Context: an optimization exercise on an open-source flow, tuned for small area. The choices shown serve that exercise and are no tape-out recipe. Only simulation tests tie the RTL to the original design; equivalence was not proved. Power is estimated from default activity; no workload was simulated.

**flow/constraint.sdc**
```tcl
create_clock -name core_clock -period 4.5 [get_ports {clk}]
set_input_delay 0.9000 -clock core_clock [delete_from_list [all_inputs] [get_ports {clk}]]
set_output_delay 0.9000 -clock core_clock [all_outputs]
set_load 0.01 [all_outputs]
```
**flow/config.mk**
```make
export PLATFORM = sky130hd
export DESIGN_NAME = DWT
export DESIGN_NICKNAME = DWT
export VERILOG_FILES = /design/flow/design.v
export SDC_FILE = /design/flow/constraint.sdc
export NUM_CORES = 4
export LEC_CHECK = 0
export CAP_MARGIN = 20
export CORE_MARGIN = 2
export CORE_UTILIZATION = 40
export SLEW_MARGIN = 20
```
**flow/run.sh**
```bash
#!/bin/bash
# synth_recipe.tcl (not shown) runs the flow's synth.tcl, then flattens the netlist and writes it again
# the make line also repeats each setting of config.mk as NAME=value (left out here)
make -C /OpenROAD-flow-scripts/flow DESIGN_CONFIG=/design/flow/config.mk WORK_HOME=/design/flow/orfs CLKGATE_MAP_FILE= SYNTH_SCRIPT=/design/flow/synth_recipe.tcl finish
```
**flow/design.v**
```verilog
module avg(input clk, input [7:0]p1, input [7:0]p2, output reg [7:0]pout);
wire [7:0] outp;
assign outp = {1'b0 , p1[7:1]} + {1'b0 , p2[7:1]};
always@(posedge clk)
begin
	pout <= outp;
end 
endmodule
module subtract(input clk, input [7:0]p1, input [7:0]p2, output reg [7:0]pout);
wire [8:0] diff = {1'b0, p1} - {1'b0, p2};
wire [7:0] mag = diff[8] ? (8'd0 - diff[7:0]) : diff[7:0];
always@(posedge clk)
begin
	pout <= mag/2;
end 
endmodule
module wavelet_1d (clk ,pixel ,pix_out);
input clk ;
input [63:0] pixel ;
output reg [63:0] pix_out;
wire [63:0]pix_out_inter;
wire [63:0] out_illusion ;
genvar i;
	generate 
		for(i=0;i<4;i=i+1) 
		begin : name
			avg u0 (clk,pixel[16*i+7:16*i], pixel[16*i+15:16*i+8],out_illusion[8*i+7:8*i]);
			subtract u1 (clk,pixel[16*i+7:16*i], pixel[16*i+15:16*i+8],out_illusion[8*i+39:8*i+32]);
		end
	endgenerate 
	assign pix_out_inter = {out_illusion[31:0],out_illusion[63:32]};
always@(posedge clk)
	begin
		pix_out <= pix_out_inter;
	end
endmodule
module wavelet_2d (clk ,pixel_out1, pixel_out2 ,pixelcol_out1,pixelcol_out2,dwt_valid);
input clk ;
input [63:0] pixel_out1, pixel_out2 ;
output reg [63:0] pixelcol_out1,pixelcol_out2;
output reg dwt_valid;
wire [63:0]pixelcol1_inter,pixelcol2_inter;
wire [63:0] out_illusion20 ;
wire [63:0] out_illusion21;
genvar j;
	generate 
		for(j=0;j<8;j=j+1) 
		begin : name
			avg u0 (clk,pixel_out1[8*j+7:8*j], pixel_out2[8*j+7:8*j],out_illusion20[8*j+7:8*j]);
			subtract u1 (clk,pixel_out2[8*j+7:8*j], pixel_out1[8*j+7:8*j], out_illusion21[8*j+7:8*j]);
		end
	endgenerate 
	assign pixelcol1_inter = out_illusion20;
	assign pixelcol2_inter = out_illusion21;
always@(posedge clk)
	begin
		pixelcol_out1 <= pixelcol1_inter;
		pixelcol_out2 <= pixelcol2_inter;
	   dwt_valid <= 1'b1;
	end
endmodule
module DWT(clk, inp1,inp2,inp3,inp4,inp5,inp6,inp7,inp8, outp1,outp2,outp3,outp4,outp5,outp6,outp7,outp8,dwt_valid);
input clk;
input [63:0]inp1,inp2,inp3,inp4,inp5,inp6,inp7,inp8;
output [63:0] outp1,outp2,outp3,outp4,outp5,outp6,outp7,outp8;
output dwt_valid;
wire [63:0] inp_1d [7:0];
wire [63:0] out_1d [7:0];
wire dwt_valid1, dwt_valid2, dwt_valid3, dwt_valid4;
assign inp_1d [0] = inp1;
assign inp_1d [1] = inp2;
assign inp_1d [2] = inp3;
assign inp_1d [3] = inp4;
assign inp_1d [4] = inp5;
assign inp_1d [5] = inp6;
assign inp_1d [6] = inp7;
assign inp_1d [7] = inp8;
genvar j;
	generate 
		for(j=0;j<8;j=j+1) 
		begin : name
			wavelet_1d u0(clk,inp_1d[j],out_1d[j]);
		end
	endgenerate 
wavelet_2d x1 (clk, out_1d[0],out_1d[1],outp1,outp5,dwt_valid1);
wavelet_2d x2 (clk, out_1d[2],out_1d[3],outp2,outp6,dwt_valid2);
wavelet_2d x3 (clk, out_1d[4],out_1d[5],outp3,outp7,dwt_valid3);
wavelet_2d x4 (clk, out_1d[6],out_1d[7],outp4,outp8,dwt_valid4);
assign dwt_valid = dwt_valid1 && dwt_valid2 && dwt_valid3 && dwt_valid4;
endmodule
```
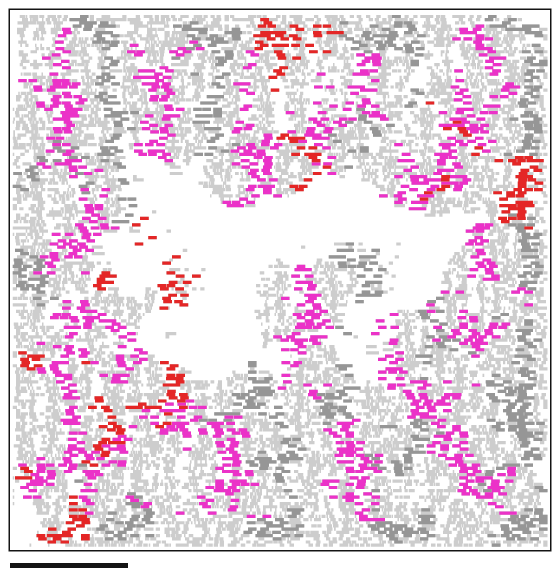
Figure 1: flops by top-level scope.
Bar = 100 microns. Other sequential cells in the stronger gray, the rest of the logic in the fainter gray.
Magenta stands for name, sequential cells 960, where spread over the die. Red stands for x2, sequential cells 232, where spread over the die.

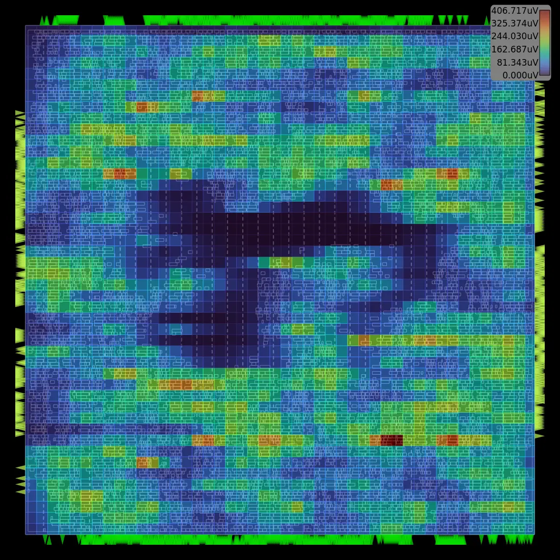
Figure 2: static IR drop.
overall power: 71.5 mW
P_int: 47.1 mW
Cell Pwr Density: 696 nW/um^2

==> impl_results.md <==
- Status: complete, no violations
- Final Core Density: 0.501
- Delay-heaviest family, CP: buffers and inverters
- Pre-antenna DRT Iters: 7
- Clk latency of the worst-skew pair: 0.85 ns
- Hpwl dp: 170000 microns
- Multi-input logic portion of the cell area: 0.390
- Worst Setup SP: x2.pixelcol_out1[48]$_DFF_P_
- Leak Pwr: 45.8 nW
- Met2 usage: 0.353
- Period utilization: 0.627
- Share of layout cells above drive strength 1: 0.0561
- Critical path peak fanout: 1
- CTS Buffer Depth: 3
- PortBufs: 976
- Hold Path Class: flop to flop
- Top class by area: multi-input gates
- Clk sinks: 1888
- Sequential share of the synthesized area: 0.458
- CTS tree: built
- Setup Buffers After CTS: 0
- M1 GR Usage: 0.198
- Die width: 458 microns
- CLK BUF: 243
- Gpl congestion: 0.897
- Clk cell area share: 0.0706
- Hold_buf cts: 0
- Post-Route WL: 204000 microns
- TAP cells: 2688
- Post-synth EDFFs: 0
- Area occupied by multi-input gates: 40100 sq um
- Fin. Hold Viols: 0
- Inverter count: 1160
- GRT met3 Usage: 0.0315
- CTS Buf Count: 199
- Area leader, netlist: dfxtp_1
- Most common cell in the netlist: dfxtp_1
- Vias: 55400
- Vias in the first global route: 56100
- Crit path capture type: output port
- First-pass GRT wire length: 309000 microns
- Die height: 458 microns
- Total Routing Usage GR: 0.189
- Area Growth Syn to Fin: 24.3%
- Drc violations: 0
- Worst-path cell chain: clkdlybuf4s50_1
- Crit Path Class: flop to output port
- R2r startpoint: name[3].u0.pix_out[40]$_DFF_P_
- Sequential Area: 37800 sq um
- Die Area: 210000 sq um
- Synth async-reset ratio: 0
- # rows: 166
- IO Count: 1026
- WP buf/inv: 1
- Place WS: 0.896 ns
- Seq cells: 1888
[final timing paths]
| kind | endpoint | cells past startpoint |
|---|---|---|
| worst max register to register | x2.name[5].u1.pout[6]$_DFF_P_ | 10 |
| worst min-delay path | name[1].u0.pix_out[8]$_DFF_P_ | 0 |
| worst max-delay path | outp2[48] | 1 |
| worst min register to register | name[1].u0.pix_out[8]$_DFF_P_ | 0 |
[flip-flops by register name, indices dropped and copies added (netlist names), 60 cells and up]
name / flops
name.u0.pix_out: 480
name.u0.name.u0.pout: 256
name.u0.name.u1.pout: 224
x1.name.u0.pout: 60
x1.pixelcol_out1: 60
x2.name.u0.pout: 60
x2.pixelcol_out1: 60
x3.name.u0.pout: 60
x3.pixelcol_out1: 60
x4.name.u0.pout: 60
x4.pixelcol_out1: 60
[cell families after synthesis]
logic type / Yosys count / synth area share
mux: 64 / 0.00873
simple gates: 1186 / 0.0646
xor+xnor: 975 / 0.103
fa+ha+maj: 1120 / 0.181
compound gates: 1536 / 0.125
buf+inv: 1258 / 0.0594
flops: 1888 / 0.458
other cells: 2 / 0.0000909
[metrics by stage]
stage | cells | total power [mW] | instance area (sq um)
2_1_floorplan | 8076 | 43.7 | 82800
3_3_place_gp | 11600 | 54.1 | 95300
3_5_place_dp | 11600 | 54.5 | 95300
4_1_cts | 12000 | 72.4 | 103000
5_1_grt | 12000 | 76.1 | 103000
6_report | 12000 | 71.5 | 103000
[worst register-to-register path, delay by kind of cell, from the launching register on]
kind	cells	cell delay (ns)
fa+ha+maj	2	0.61
buf+inv	2	0.20
flops	1	0.29
xor+xnor	2	0.55
compound gates	4	0.88
[cells in the final DEF (no fill, tap or decap), types with 44 or more instances in the layout]
cell type and instances:
conb_1 49, dfxtp_1 1888, ha_1 992, mux2_2 63, nand2b_1 48, inv_1 1160, o31ai_1 144, a31oi_1 82
nor2_1 774, o21a_1 109, nand3_1 106, fa_1 128, xnor2_1 729, nor3b_1 44, xor2_1 246, nor2b_1 64
clkdlybuf4s50_1 976, clkbuf_16 199, a211oi_1 86, a21oi_1 503, o21ai_0 112, o21bai_1 329
[where the power goes]
part	switching (mW)	total [mW]	internal, mW
Clock	7.15	17.5	10.4
Sequential	2.69	26.3	23.6
Combinational	14.5	27.6	13.1
Total	24.3	71.5	47.1

[port drivers added, routing unchanged]
The flow's constraints put no driver on any port. The routed layout listed below was extracted and timed again, unchanged, in two steps.
Step 1, drivers: a clkbuf_16 drives clk and a buf_2 each remaining input, both assumed.
Step 2 also shifts input and output timing later by t, the mid clock arrival at the registers, as if the neighbouring blocks saw the same clock.
a / b / c = no drivers / after step 1 / after step 2; a / b = the first two.
t, ns: 0.919
setup WS [ns]: 1.681 / 1.594 / 0.948
worst register clock-pin slew, ns: 0.07 / 0.07
After both steps this run still meets setup and hold. For this run, drivers alone change the setup slack by -0.087 ns; drivers and shift together by -0.733 ns.
